This design comes from an exercise in tuning for small area on the open sky130 flow, not from production work. In this exercise RTL edits were held to simulation tests only and were not proved equivalent to the original. Not every run is shown, and edits may drop behaviour that the tests do not exercise.

**design/flow/design.v**
```verilog
`timescale 1ns / 1ps
module LED_flow(
  input      i_clk,                     
  input      i_rst_n,                   
  input      pause,                     
  output reg [6:0] keyboard_val,        
  output reg [7:0] keyboard             
 );
reg [1:0] cnt2;                         
reg [3:0] flag;                         
reg [23:0] flag_time;                   
reg key_clk_sec;                        
reg key_clk_sec_d;
reg [1:0] cnt;                          
reg key_clk_d;
wire key_clk  = cnt[1];                 
wire sec_tick = key_clk_sec & ~key_clk_sec_d;
wire scan_tick = key_clk & ~key_clk_d;
always @ (posedge i_clk)
   begin
     if (i_rst_n) begin
         cnt <= 2'd0;
         cnt2 <= 2'd0;
         key_clk_sec <= 1'b0;
         key_clk_sec_d <= 1'b0;
         key_clk_d <= 1'b0;
     end else begin
         cnt <= cnt + 1'b1;
         cnt2 <= (cnt2 + 1'b1) % 2'd3;
         if(cnt2 < 2'd1)
             key_clk_sec <= 1'b1;
         else
             key_clk_sec <= 1'b0;
         key_clk_sec_d <= key_clk_sec;
         key_clk_d <= key_clk;
     end
   end
always @ (posedge i_clk)
  begin
    if (i_rst_n)
        flag_time <= 24'b0;
    else if(sec_tick && !pause)
        flag_time <= (flag_time + 1'b1) % 24'd8640000;
  end
always @ (posedge i_clk)
  if (i_rst_n) begin
    flag <= 4'd0;
    keyboard <= 8'b1111_1111;
    keyboard_val <= 7'b1111111;
  end else if (scan_tick)
  begin
    flag <= (flag + 1'b1) % 4'd8;
    case(flag)
       4'h0:begin
                keyboard <= 8'b0111_1111;    
                case((flag_time / 19'd360000) / 4'd10)
                4'd0:keyboard_val <= 7'b0000001;
                4'd1:keyboard_val <= 7'b1001111;
                4'd2:keyboard_val <= 7'b0010010;
                4'd3:keyboard_val <= 7'b0000110;
                4'd4:keyboard_val <= 7'b1001100;
                4'd5:keyboard_val <= 7'b0100100;
                4'd6:keyboard_val <= 7'b0100000;
                4'd7:keyboard_val <= 7'b0001111;
                4'd8:keyboard_val <= 7'b0000000;
                4'd9:keyboard_val <= 7'b0001100;
                endcase
            end
       4'h1:begin
                keyboard <= 8'b1011_1111;    
                case((flag_time / 19'd360000) % 4'd10)
                4'd0:keyboard_val <= 7'b0000001;
                4'd1:keyboard_val <= 7'b1001111;
                4'd2:keyboard_val <= 7'b0010010;
                4'd3:keyboard_val <= 7'b0000110;
                4'd4:keyboard_val <= 7'b1001100;
                4'd5:keyboard_val <= 7'b0100100;
                4'd6:keyboard_val <= 7'b0100000;
                4'd7:keyboard_val <= 7'b0001111;
                4'd8:keyboard_val <= 7'b0000000;
                4'd9:keyboard_val <= 7'b0001100;
                endcase
            end
       4'h2:begin
                keyboard <= 8'b1101_1111;    
                case(((flag_time / 13'd6000) % 6'd60) / 4'd10)
                4'd0:keyboard_val <= 7'b0000001;
                4'd1:keyboard_val <= 7'b1001111;
                4'd2:keyboard_val <= 7'b0010010;
                4'd3:keyboard_val <= 7'b0000110;
                4'd4:keyboard_val <= 7'b1001100;
                4'd5:keyboard_val <= 7'b0100100;
                4'd6:keyboard_val <= 7'b0100000;
                4'd7:keyboard_val <= 7'b0001111;
                4'd8:keyboard_val <= 7'b0000000;
                4'd9:keyboard_val <= 7'b0001100;
                endcase
            end
       4'h3:begin
                keyboard <= 8'b1110_1111;    
                case(((flag_time / 13'd6000) % 6'd60) % 4'd10)
                4'd0:keyboard_val <= 7'b0000001;
                4'd1:keyboard_val <= 7'b1001111;
                4'd2:keyboard_val <= 7'b0010010;
                4'd3:keyboard_val <= 7'b0000110;
                4'd4:keyboard_val <= 7'b1001100;
                4'd5:keyboard_val <= 7'b0100100;
                4'd6:keyboard_val <= 7'b0100000;
                4'd7:keyboard_val <= 7'b0001111;
                4'd8:keyboard_val <= 7'b0000000;
                4'd9:keyboard_val <= 7'b0001100;
                endcase
            end
       4'h4:begin
                keyboard <= 8'b1111_0111;    
                case(((flag_time / 7'd100) % 6'd60) / 4'd10)
                4'd0:keyboard_val <= 7'b0000001;
                4'd1:keyboard_val <= 7'b1001111;
                4'd2:keyboard_val <= 7'b0010010;
                4'd3:keyboard_val <= 7'b0000110;
                4'd4:keyboard_val <= 7'b1001100;
                4'd5:keyboard_val <= 7'b0100100;
                4'd6:keyboard_val <= 7'b0100000;
                4'd7:keyboard_val <= 7'b0001111;
                4'd8:keyboard_val <= 7'b0000000;
                4'd9:keyboard_val <= 7'b0001100;
                endcase
            end
       4'h5:begin
                keyboard <= 8'b1111_1011;    
                case(((flag_time / 7'd100) % 6'd60) % 4'd10)
                4'd0:keyboard_val <= 7'b0000001;
                4'd1:keyboard_val <= 7'b1001111;
                4'd2:keyboard_val <= 7'b0010010;
                4'd3:keyboard_val <= 7'b0000110;
                4'd4:keyboard_val <= 7'b1001100;
                4'd5:keyboard_val <= 7'b0100100;
                4'd6:keyboard_val <= 7'b0100000;
                4'd7:keyboard_val <= 7'b0001111;
                4'd8:keyboard_val <= 7'b0000000;
                4'd9:keyboard_val <= 7'b0001100;
                endcase
            end
       4'h6:begin
                keyboard <= 8'b1111_1101;    
                case((flag_time % 7'd100)/4'd10)
                4'd0:keyboard_val <= 7'b0000001;
                4'd1:keyboard_val <= 7'b1001111;
                4'd2:keyboard_val <= 7'b0010010;
                4'd3:keyboard_val <= 7'b0000110;
                4'd4:keyboard_val <= 7'b1001100;
                4'd5:keyboard_val <= 7'b0100100;
                4'd6:keyboard_val <= 7'b0100000;
                4'd7:keyboard_val <= 7'b0001111;
                4'd8:keyboard_val <= 7'b0000000;
                4'd9:keyboard_val <= 7'b0001100;
                endcase
            end
       4'h7:begin
                keyboard <= 8'b1111_1110;    
                case(flag_time % 4'd10)
                4'd0:keyboard_val <= 7'b0000001;
                4'd1:keyboard_val <= 7'b1001111;
                4'd2:keyboard_val <= 7'b0010010;
                4'd3:keyboard_val <= 7'b0000110;
                4'd4:keyboard_val <= 7'b1001100;
                4'd5:keyboard_val <= 7'b0100100;
                4'd6:keyboard_val <= 7'b0100000;
                4'd7:keyboard_val <= 7'b0001111;
                4'd8:keyboard_val <= 7'b0000000;
                4'd9:keyboard_val <= 7'b0001100;
                endcase
            end
    endcase
  end
endmodule
```
**design/flow/run.sh**
```bash
#!/bin/bash
# synth_recipe.tcl (not shown) runs the flow's synth.tcl, then flattens the netlist and writes it again
# the make line also repeats each setting of config.mk as NAME=value (left out here)
make -C /OpenROAD-flow-scripts/flow DESIGN_CONFIG=/design/flow/config.mk WORK_HOME=/design/flow/orfs CLKGATE_MAP_FILE= SYNTH_SCRIPT=/design/flow/synth_recipe.tcl finish
```
**design/flow/config.mk**
```make
export PLATFORM = sky130hd
export DESIGN_NAME = LED_flow
export DESIGN_NICKNAME = LED_flow
export VERILOG_FILES = /design/flow/design.v
export SDC_FILE = /design/flow/constraint.sdc
export NUM_CORES = 4
export LEC_CHECK = 0
export CAP_MARGIN = 20
export CORE_MARGIN = 2
export CORE_UTILIZATION = 40
export PLACE_DENSITY = 0.6
export SLEW_MARGIN = 20
```
**design/flow/constraint.sdc**
```tcl
create_clock -name core_clock -period 25.0 [get_ports {i_clk}]
set_input_delay 5.0000 -clock core_clock [delete_from_list [all_inputs] [get_ports {i_clk}]]
set_output_delay 5.0000 -clock core_clock [all_outputs]
set_load 0.01 [all_outputs]
```
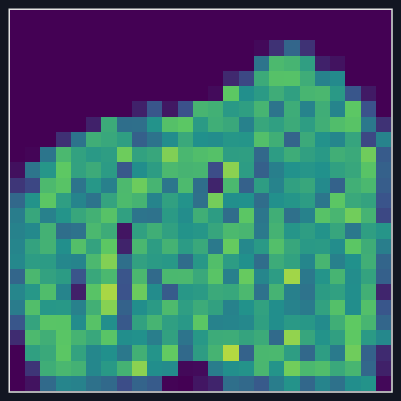
*Cell area per tile, run 1*
(1.5 px per micron) The die is cut into 25 by 25 equal tiles; dark purple is low, yellow is high, 0 to 100% covered.
fullest tile: 88%
emptiest ninth of the die: upper left
tiles over 75% full: 3.2%
nearly empty tiles: 23%
CORE AREA: 61800 sq um
Initial Util: 40.5%

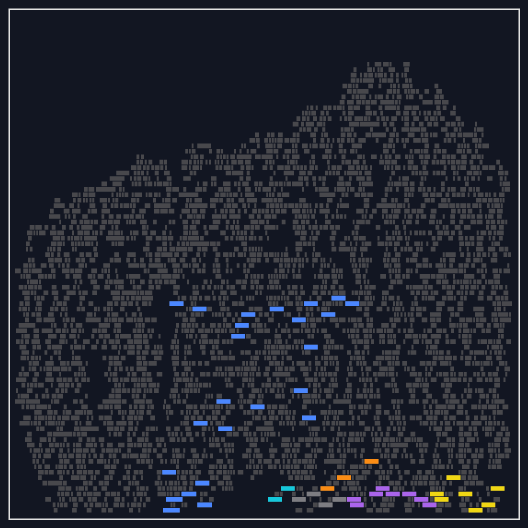
*Sequential cells grouped by signal name, run 1*
(2 px per micron) Other sequential cells in the stronger grey, the rest of the logic in the fainter grey.
legend:
  flag:
    colour: orange
    placed_flops: 3
  keyboard_val:
    colour: yellow
    placed_flops: 7
    where: lower right
  cnt2:
    colour: cyan
    placed_flops: 2
  flag_time:
    colour: blue
    placed_flops: 24
  keyboard:
    colour: purple
    placed_flops: 8
    where: lower right
not coloured: 4
storage element area: 971 sq um

==> results by group, run 1 <==
Yosys
  – Ys flop type: dfxtp_1
  – Post-Synth Adder-Cell Area: 2.44%
  – Ys async rst share: 0%
  – Post-synth EDFFs: 0
  – Post-Synth XOR/XNOR Area: between 10% and 20%
  – Largest cells by area after synthesis: xnor2_1, nor2_1, nand2_1, a21oi_1, o21ai_0
  – Synth Register Bits: 48
  – Area leader, netlist: xnor2_1
  – Syn Nets: between 3k and 4k
  – Post-Synthesis Cells: 3840
  – Post-synthesis mux area share: 4.08%
  – Post-Syn Area per Cell: 6.52 sq um
  – Cell variety after synth: between 150 and 200
  – Synth Area in Compound Gates: 40.3%
  – Fraction of the mapped netlist area in simple logic gates: 32.9%
  – Post-synthesis cell area: 25000 sq um
  – Sequential share of the synthesized area: 3.84%
  – Total number of yosys warnings: 1
  – Largest family of logic cells by synthesized area: compound AO/OA/AOI/OAI gates
  – Top-area cell type share of the netlist area: 7.87%

Status
  – Outcome: no timing/DRC/antenna violations

STA
  – FMAX: ~0.042 GHz
  – Final Slew Violations: 0
  – Clk_skew: 0.0120 ns
  – Final hold violations: 0
  – Post-route minimum period: between 20 and 25 ns
  – Tcrit/Tclk final: 94.5%
  – Slew HR: 27.3%
  – WHS: ~0.42 ns
  – Least-Margin Pin Slew: 1.09 ns
  – PnR worst setup slack: about 1.4 ns
  – # setup viols final: 0

Setup path
  – CP Max Fanout: 20
  – Critical path class: reg -> reg
  – CP Launch Type: flip-flop
  – Worst path max stage delay: 0.82 ns
  – Buf/Inv on CP: 5
  – Reg-to-Reg End: keyboard_val[0]$_SDFFE_PP1P_
  – Worst Path Required: 25.18 ns
  – Crit-path leading delay family: compound AO/OA/AOI/OAI gates
  – Crit. End Element: flip-flop
  – R2R cell count: 70
  – Crit-path slowest cell: o41ai_2
  – Worst R2R Start: flag_time[20]$_SDFFE_PP0P_
  – Reg2reg setup slack: 1.37 ns
  – Critical path data arrival time: 23.81 ns

Hold path
  – Hold Path Stages: 1
  – WHS Endpoint: cnt2[1]$_SDFF_PP0_
  – Min-delay src: cnt2[1]$_SDFF_PP0_
  – Hold Crit Class: reg -> reg

Placed design
  – I/O Buffers: 17
  – Gpl congestion: 0.959
  – Setup WS pre-CTS: 0.593 ns
  – Post-detail-place hpwl: 64500 microns

Global routing
  – GRT overflow: 0
  – First-pass GRT wire length: roughly 140000 microns
  – Gr usage total: 24.8%
  – Initial antenna violation count: 0
  – Most used routing layer in global routing: met2
  – Met3 Usage GRT: 1.79%
  – Vias in the first global route: roughly 27k
  – Met1 usage: 34.2%
  – Largest net degree at the start of global routing: 49
  – GR Util met2: a little over two fifths

Floorplan
  – IO Count: 18
  – Overall die height: between 200 and 300 microns
  – Die Area: approximately 65000 sq um
  – Die Wd: between 200 and 300 microns
  – Num rows: 91

Clocking
  – Hold_buf cts: 0
  – H-tree depth: 2
  – Clock-pin slew on the worst setup and hold paths: ~0.080 ns
  – Clock Tree Root: clkbuf_16
  – CTS resizes: 0
  – CTS max path bufs: 2
  – Setup bufs post-CTS: 0
  – Clk sink count: 48
  – CTS buffer count: 5
  – Clk Latency, worst-skew pair: 0.31 ns
  – CTS tree: built

Finish
  – Fillers: 6626
  – Final nets: between 3k and 4k
  – Commonest non-fill, non-tap cell in the layout: nor2_1
  – Commonest cells after routing, fill and taps aside: nor2_1, nand2_1, a21oi_1
  – Layout cells sized above 1: 10.6%
  – N_diodes: 0
  – Synth-to-layout area growth: 5.54%

Routing
  – First-iteration detailed-routing DRC count: 3276
  – Routed Antenna Nets: 0
  – Drt total wl: 84500 microns
  – Final routed DRC violation total: 0
  – DRT Pass-1 Iters: 6
  – Vias post-DR: 29.8k
  – Wire length per cell: 18.5 microns
  – Via density: between 6 and 7

Flow run
  – Max Cap Viol: 0
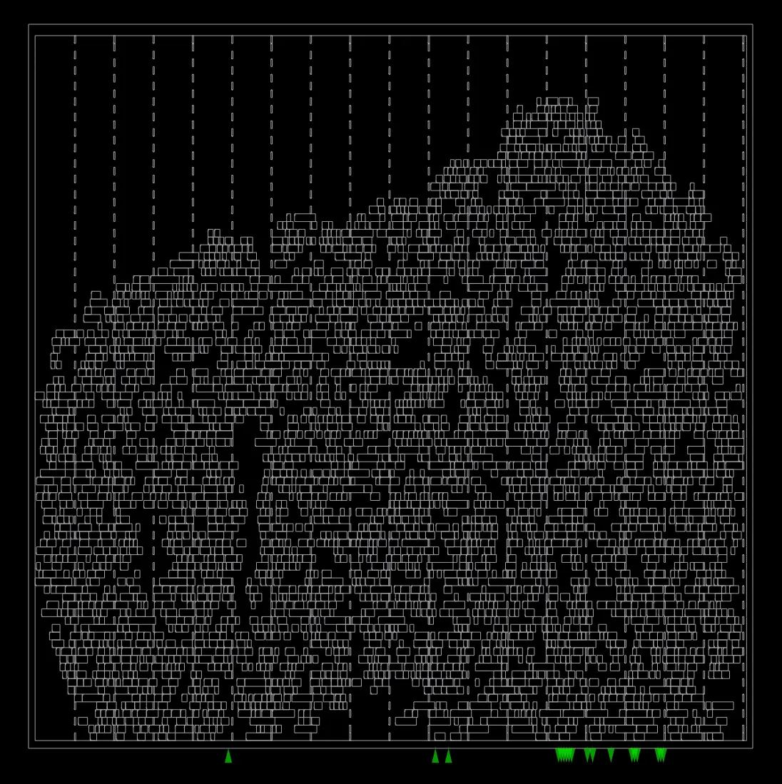
*Placement view, run 1*
Tapcells: 837
Post-Layout Cell Count: 4572
sequential cell area share: 3.67%
Final Util: 42.8%

## run 1: registers in the layout (all words and copies together), names as in the netlist
name and cells:
cnt2 2, flag 3, keyboard 8, key_clk_sec_d 1, cnt 2, key_clk_d 1, flag_time 24, keyboard_val 7
## run 1: routing by layer
| metal | vias up | share of wire (%) |
|---|---|---|
| li1 | 14500 | - |
| met1 | 14100 | 46 |
| met2 | 1130 | 47 |
| met3 | 150 | 5.5 |
| met4 | 0 | 1.9 |
| met5 | - | 0 |
## run 1: area by class of cell
class                      instances  area [sq um]  area share [%]
timing repair buffer             116           913            3.46
tap                              837          1050            3.96
clock inverter                     1          7.51          0.0284
inverter                         116           435            1.65
sequential                        48           971            3.67
multi-input combinational       3447         22900            86.7
clock buffer                       7           143           0.540
## run 1: per-stage QoR
stage	std cells	instance area [sq um]	TNS, ns
after floorplan	3840	25000	0
after global placement	4558	25900	0
after detailed placement	4559	26000	0
after CTS	4567	26100	0
after global routing	4572	26400	-0.00122
final	4572	26400	0
## run 1: worst max-delay path by stage
stage / end / depth (start not counted) / start / slack (ns)
after floorplan: keyboard_val[6]$_SDFFE_PP1P_ / 76 / flag_time[20]$_SDFFE_PP0P_ / 5.12
after global placement: keyboard_val[0]$_SDFFE_PP1P_ / 69 / flag_time[22]$_SDFFE_PP0P_ / 1.08
after detailed placement: keyboard_val[5]$_SDFFE_PP1P_ / 68 / flag_time[22]$_SDFFE_PP0P_ / 0.59
after CTS: keyboard_val[5]$_SDFFE_PP1P_ / 68 / flag_time[22]$_SDFFE_PP0P_ / 0.38
after global routing: keyboard_val[0]$_SDFFE_PP1P_ / 73 / flag_time[18]$_SDFFE_PP0P_ / -0.001
final: keyboard_val[0]$_SDFFE_PP1P_ / 70 / flag_time[20]$_SDFFE_PP0P_ / 1.37
## run 1: Yosys cell counts (all sizes together) (37+ instances only)
cell type / instances
or3: 58
xor2: 62
o22ai: 48
nor4: 42
nand3: 147
and3: 51
a211oi: 76
buf: 83
o31ai: 37
nor2: 410
or2: 50
a21oi: 287
nor2b: 40
o21ai: 271
nand4: 58
clkbuf: 147
nand2: 390
mux2i: 67
a21o: 40
o211ai: 64
inv: 108
nor3: 153
and2: 62
dfxtp: 48
a31oi: 80
xnor2: 231
nand2b: 37
==> inputs of run 2 (changes only) <==
==> design/flow/design.v (replaced) <==
`timescale 1ns / 1ps
module LED_flow(
  input        i_clk,
  input        i_rst_n,                 
  input        pause,
  output [6:0] keyboard_val,
  output [7:0] keyboard
);
reg [1:0] tb;
wire tick = tb[0];
reg [1:0] c;
reg [2:0] f;
wire scan = c[1] & c[0];
reg [3:0] h0, h1, s0, m0, H0;
reg [2:0] s1, m1;
reg [1:0] H1;
reg [3:0] v;
wire en   = tick & ~pause;
wire h0w  = h0[3] & h0[0];              
wire h1w  = h1[3] & h1[0];
wire s0w  = s0[3] & s0[0];
wire s1w  = s1[2] & s1[0];              
wire m0w  = m0[3] & m0[0];
wire m1w  = m1[2] & m1[0];
wire Hw   = H1[1] & H0[1] & H0[0];      
wire H0w  = H0[3] & H0[0];
wire e_h1 = en & h0w;
wire e_s0 = e_h1 & h1w;
wire e_s1 = e_s0 & s0w;
wire e_m0 = e_s1 & s1w;
wire e_m1 = e_m0 & m0w;
wire e_H  = e_m1 & m1w;
always @(posedge i_clk) begin
  if (i_rst_n) begin
    tb <= 2'b00;
    c  <= 2'd1;
    f  <= 3'd0;
    v  <= 4'hF;
    h0 <= 4'd0; h1 <= 4'd0; s0 <= 4'd0; s1 <= 3'd0;
    m0 <= 4'd0; m1 <= 3'd0; H0 <= 4'd0; H1 <= 2'd0;
  end else begin
    tb <= {tb[0], ~(tb[1] | tb[0])};
    {f, c} <= {f, c} + 1'b1;
    if (scan)
      case (f)
        3'd0: v <= {2'b00, H1};
        3'd1: v <= H0;
        3'd2: v <= {1'b0, m1};
        3'd3: v <= m0;
        3'd4: v <= {1'b0, s1};
        3'd5: v <= s0;
        3'd6: v <= h1;
        3'd7: v <= h0;
      endcase
    if (en)   h0 <= h0w ? 4'd0 : h0 + 1'b1;
    if (e_h1) h1 <= h1w ? 4'd0 : h1 + 1'b1;
    if (e_s0) s0 <= s0w ? 4'd0 : s0 + 1'b1;
    if (e_s1) s1 <= s1w ? 3'd0 : s1 + 1'b1;
    if (e_m0) m0 <= m0w ? 4'd0 : m0 + 1'b1;
    if (e_m1) m1 <= m1w ? 3'd0 : m1 + 1'b1;
    if (e_H) begin
      if (Hw) begin
        H0 <= 4'd0; H1 <= 2'd0;
      end else if (H0w) begin
        H0 <= 4'd0; H1 <= H1 + 1'b1;
      end else
        H0 <= H0 + 1'b1;
    end
  end
end
wire blank = v[3] & v[2];
wire [2:0] shown = f - 1'b1;
assign keyboard = blank ? 8'hFF : ~(8'h80 >> shown);
wire [111:0] seg_tbl = {
  7'b1111111, 7'b1111111, 7'b1111111, 7'b1111111, 7'b1111111, 7'b1111111,
  7'b0001100, 7'b0000000, 7'b0001111, 7'b0100000, 7'b0100100,
  7'b1001100, 7'b0000110, 7'b0010010, 7'b1001111, 7'b0000001};
assign keyboard_val = seg_tbl[v*7 +: 7];
endmodule
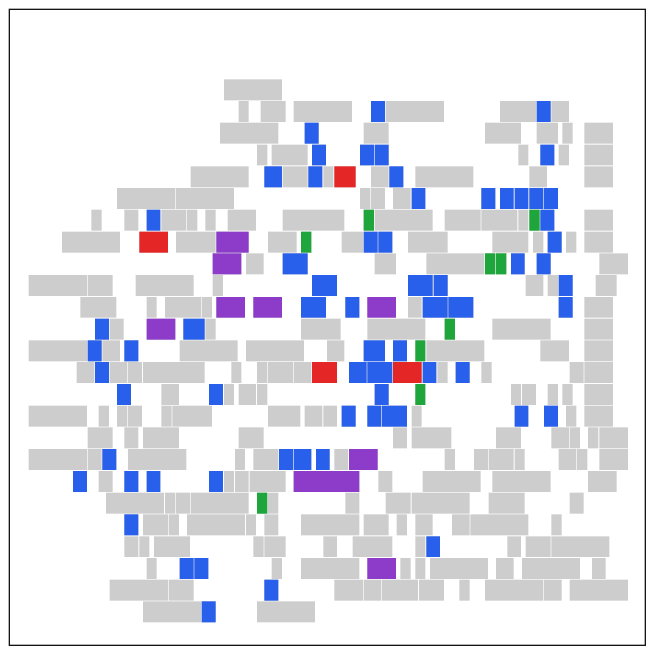
*Selected gate families, run 2*
(8 px per micron)
legend:
  AND-OR and OR-AND gates:
    colour: red
    cells: 4
    where: centre
  inverters:
    colour: green
    cells: 9
    most_used: inv_1
  multiplexers:
    colour: purple
    cells: 9
    most_used: mux2i_1
    where: centre
  inverting AOI/OAI gates:
    colour: blue
    cells: 66
    most_used: o21ai_0
Post-Layout Cell Count: 361
commonest non-fill, non-tap cell in the layout: dfxtp_1
multi-input combinational area share: 54.3%

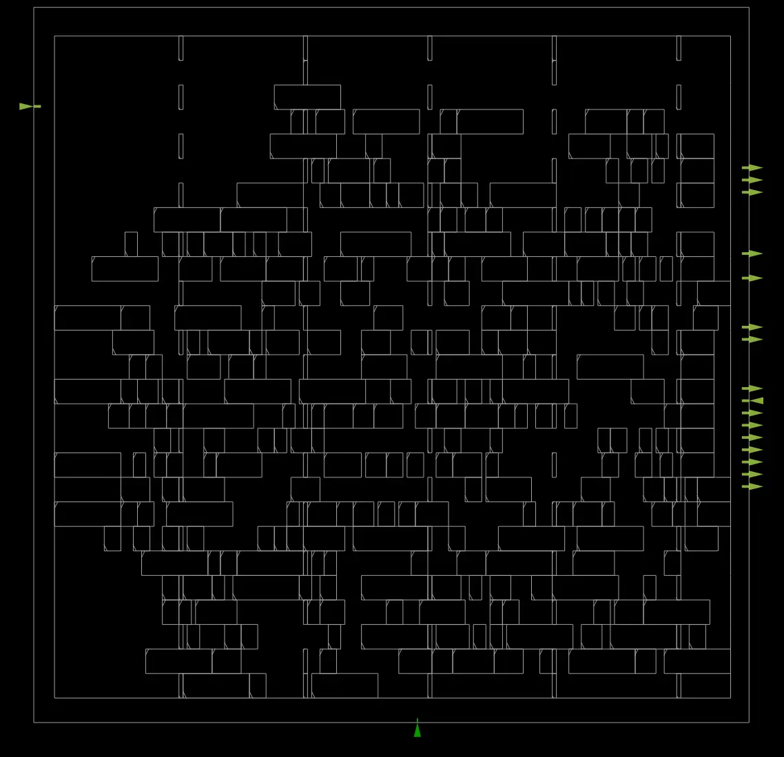
*Placement view, run 2*
sequential cell area share: 30.7%
Fillers: 555

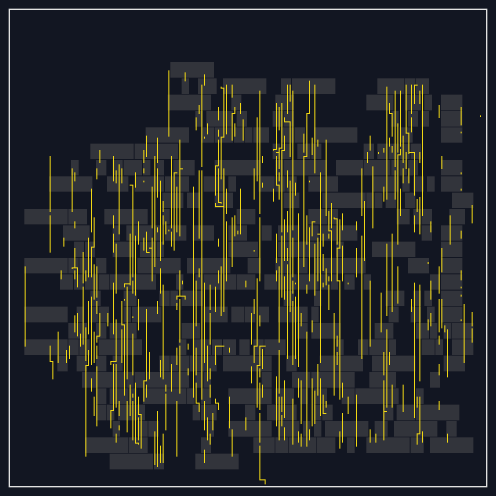
*Met2 routing, run 2*
(6 px per micron)
share of all routed wire: 44%
main direction: vertical
longest straight run: 38.1 microns
GR Util met2: 27.5%
drt total wl: 4760 microns
vias post-DR: 1954

==> run 2 against run 1 <==
  * Worst hold slack lost 0.035 ns
  * Flip-flop and latch count shrank 9
  * Design area shrank 90%
  * First-iteration DRC count shrank 96%
  * Non-clock buffer count shrank 98
  * Clock-buffer cell count is the same
  * Register-to-register slack gained 22 ns
  * Still clean on timing, DRC and antenna
  * Clock skew shrank 0.0060 ns
  * Fmax grew to 3.3 times the previous value
==> results by group, run 2 <==
Status
  – Outcome: no timing/DRC/antenna violations

STA
  – Post-route setup TNS: 0 ns
  – FMAX: 0.140 GHz
  – Final hold violations: 0
  – Slew HR: between 40% and 50%
  – Tcrit/Tclk final: 28.6%
  – RSZ-0062 raised after global routing: no
  – PnR worst setup slack: about 18 ns
  – Post-route minimum period: 7.16 ns
  – Least-Margin Pin Slew: ~0.81 ns
  – Clk_skew: 0.00602 ns
  – Final Slew Violations: 0
  – # setup viols final: 0

Floorplan
  – Overall die height: between 70 and 80 microns
  – Num rows: 27
  – IO Count: 18
  – CORE AREA: 5510 sq um
  – Die Area: 6290 sq um
  – Die Wd: 79.3 microns
  – Initial Util: 41.2%

Routing
  – Via density: 5.41
  – DRT Pass-1 Iters: 5
  – Wire length per cell: 13.2 microns
  – First-iteration detailed-routing DRC count: approximately 120
  – Final routed DRC violation total: 0
  – Routed Antenna Nets: 0

Setup path
  – CP Launch Type: flip-flop
  – Worst Path Required: 20.00 ns
  – Critical path data arrival time: 2.16 ns
  – Critical path class: reg -> out
  – R2R cell count: 3
  – Worst R2R Start: f[0]$_SDFF_PP0_
  – Crit. End Element: output port
  – Reg-to-Reg End: v[1]$_SDFFE_PP1P_
  – Reg2reg setup slack: 23.09 ns
  – CP Max Fanout: 19

Global routing
  – GRT overflow: 0
  – Largest net degree at the start of global routing: 39
  – Vias in the first global route: 1840
  – First-pass GRT wire length: 8450 microns
  – Initial antenna violation count: 0
  – Gr usage total: 16.8%

Clocking
  – Clock-pin slew on the worst setup and hold paths: 0.07 ns
  – CTS max path bufs: 2
  – CTS tree: built
  – CTS buffer count: 5
  – CTS resizes: 0
  – Clock Tree Root: clkbuf_8
  – Setup bufs post-CTS: 0
  – Hold_buf cts: 0
  – H-tree depth: 2
  – Clk sink count: 39
  – Clk Latency, worst-skew pair: a little under 0.3 ns

Yosys
  – Cell variety after synth: 47
  – Synth Register Bits: 39
  – Most frequent cells after synthesis: dfxtp_1, nand2_1, o21ai_0
  – Post-synthesis cell area: 2270 sq um
  – Post-Syn Area per Cell: 8.11 sq um
  – Ys flop type: dfxtp_1
  – Top-count cell post-synth: dfxtp_1
  – Post-synth EDFFs: 0
  – Syn Nets: just under 300
  – Area leader, netlist: dfxtp_1
  – Largest cells by area after synthesis: dfxtp_1, ha_1, o21ai_0, a21oi_1, nand2_1
  – Total number of yosys warnings: 1
  – Sequential share of the synthesized area: between 30% and 40%
  – Post-Synthesis Cells: 280
  – Top-area cell type share of the netlist area: 34.4%
  – Ys async rst share: 0%

Finish
  – N_diodes: 0
  – Final nets: 304
  – Commonest cells after routing, fill and taps aside: dfxtp_1, nand2_1, o21ai_0
  – Synth-to-layout area growth: 12.1%
  – Layout cells sized above 1: 5.88%

Flow run
  – Max Cap Viol: 0

Hold path
  – WHS Endpoint: tb[0]$_SDFF_PP0_
  – Hold Crit Class: reg -> reg
  – Hold Path Stages: 1
  – Min-delay src: tb[1]$_SDFF_PP0_

Placed design
  – Setup WS pre-CTS: 18.16 ns
  – I/O Buffers: 17
  – Post-detail-place hpwl: 3360 microns
  – Gpl congestion: 0.780
  – Dpl cells: 353
## run 2: cell count changes after synthesis, moves of 125 or more
cell | previous run | this run
nor2_1 | 404 | 22
nand2_1 | 389 | 29
a21oi_1 | 278 | 26
xnor2_1 | 225 | 10
o21ai_0 | 224 | 27
nor3_1 | 149 | 9
clkbuf_1 | 147 | 11
nand3_1 | 140 | 15
## run 2: worst max-delay path: stages (launching register included)
cell and delay (ns):
dfxtp_1 0.73, inv_1 0.22, a21oi_1 0.30, nand3_1 0.11, clkdlybuf4s50_1 0.51
## run 2: routing by layer
layer | share of wire, % | up-vias | track usage (%) | wire [microns]
li1 | - | 1010 | - | -
met5 | 0 | - | 0 | 0
met1 | 50 | 894 | 21.6 | 2370
met2 | 44 | 40 | 27.5 | 2120
met3 | 4.1 | 10 | 3.41 | 193
met4 | 1.8 | 0 | 6.90 | 86
## run 2: kinds of logic (layout without fill, tap and decap cells)
logic type	after synthesis	count (layout)	share of synthesized area, %
mux	9	9	4.58
flops	39	39	34.4
xor+xnor	12	12	4.63
simple gates	111	111	26.6
compound gates	70	70	17.9
fa+ha+maj	13	13	7.17
buf+inv	26	35	4.74
## run 2: final cells by class
type	instances	area, sq um
fillers	555	2960
well taps	72	90.1
repair buffers	18	178
multi-input cells	215	1380
inverters	9	33.8
clock inverters	1	5.00
flip-flops and latches	39	781
clock buffers	7	76.3
## run 2: worst max path at each step
stage / startpoint / endpoint / slack, ns
2_1_floorplan: v[3]$_SDFFE_PP1P_ / keyboard_val[2] / 18.87
3_3_place_gp: f[1]$_SDFF_PP0_ / keyboard[1] / 18.23
3_5_place_dp: f[1]$_SDFF_PP0_ / keyboard[1] / 18.16
4_1_cts: f[1]$_SDFF_PP0_ / keyboard[1] / 17.82
5_1_grt: f[1]$_SDFF_PP0_ / keyboard[1] / 17.65
6_report: f[1]$_SDFF_PP0_ / keyboard[1] / 17.84
## run 2: stage by stage
step / utilization (%) / area, sq um / hold WS (ns)
after global routing: 46.2 / 2540 / 0.399
after CTS: 46.2 / 2540 / 0.392
after detailed placement: 44.7 / 2460 / 0.381
after floorplan: - / 2270 / 0.373
after global placement: 44.7 / 2460 / 0.378
final: 46.2 / 2540 / 0.389

==> static timing again, ports no longer ideal <==
Ports are ideal in the flow. The routed layouts listed here were re-timed in OpenROAD.
Step 1 (the two cells are an assumption about what drives the block):
set clk [get_ports {i_clk}]
set_driving_cell -lib_cell sky130_fd_sc_hd__clkbuf_16 $clk
set_driving_cell -lib_cell sky130_fd_sc_hd__buf_2 [delete_from_list [all_inputs] $clk]
Step 2 times the ports against the registers' clock, not the clock port: input delays grow and output delays shrink by t, the midpoint of the rising clock arrivals with the driver on.
Slacks: ideal / step 1 / step 2; pairs: ideal / step 1.
run | t (ns) | slack for setup (ns) | hold slack, ns | cell pins on the clock port's net
run 1 | 0.349 | 1.366 / 1.366 / 1.366 | 0.423 / 0.423 / 0.423 | 1
run 2 | 0.315 | 17.838 / 17.811 / 18.126 | 0.389 / 0.389 / 0.389 | 1
After both steps every run listed still meets setup and hold.
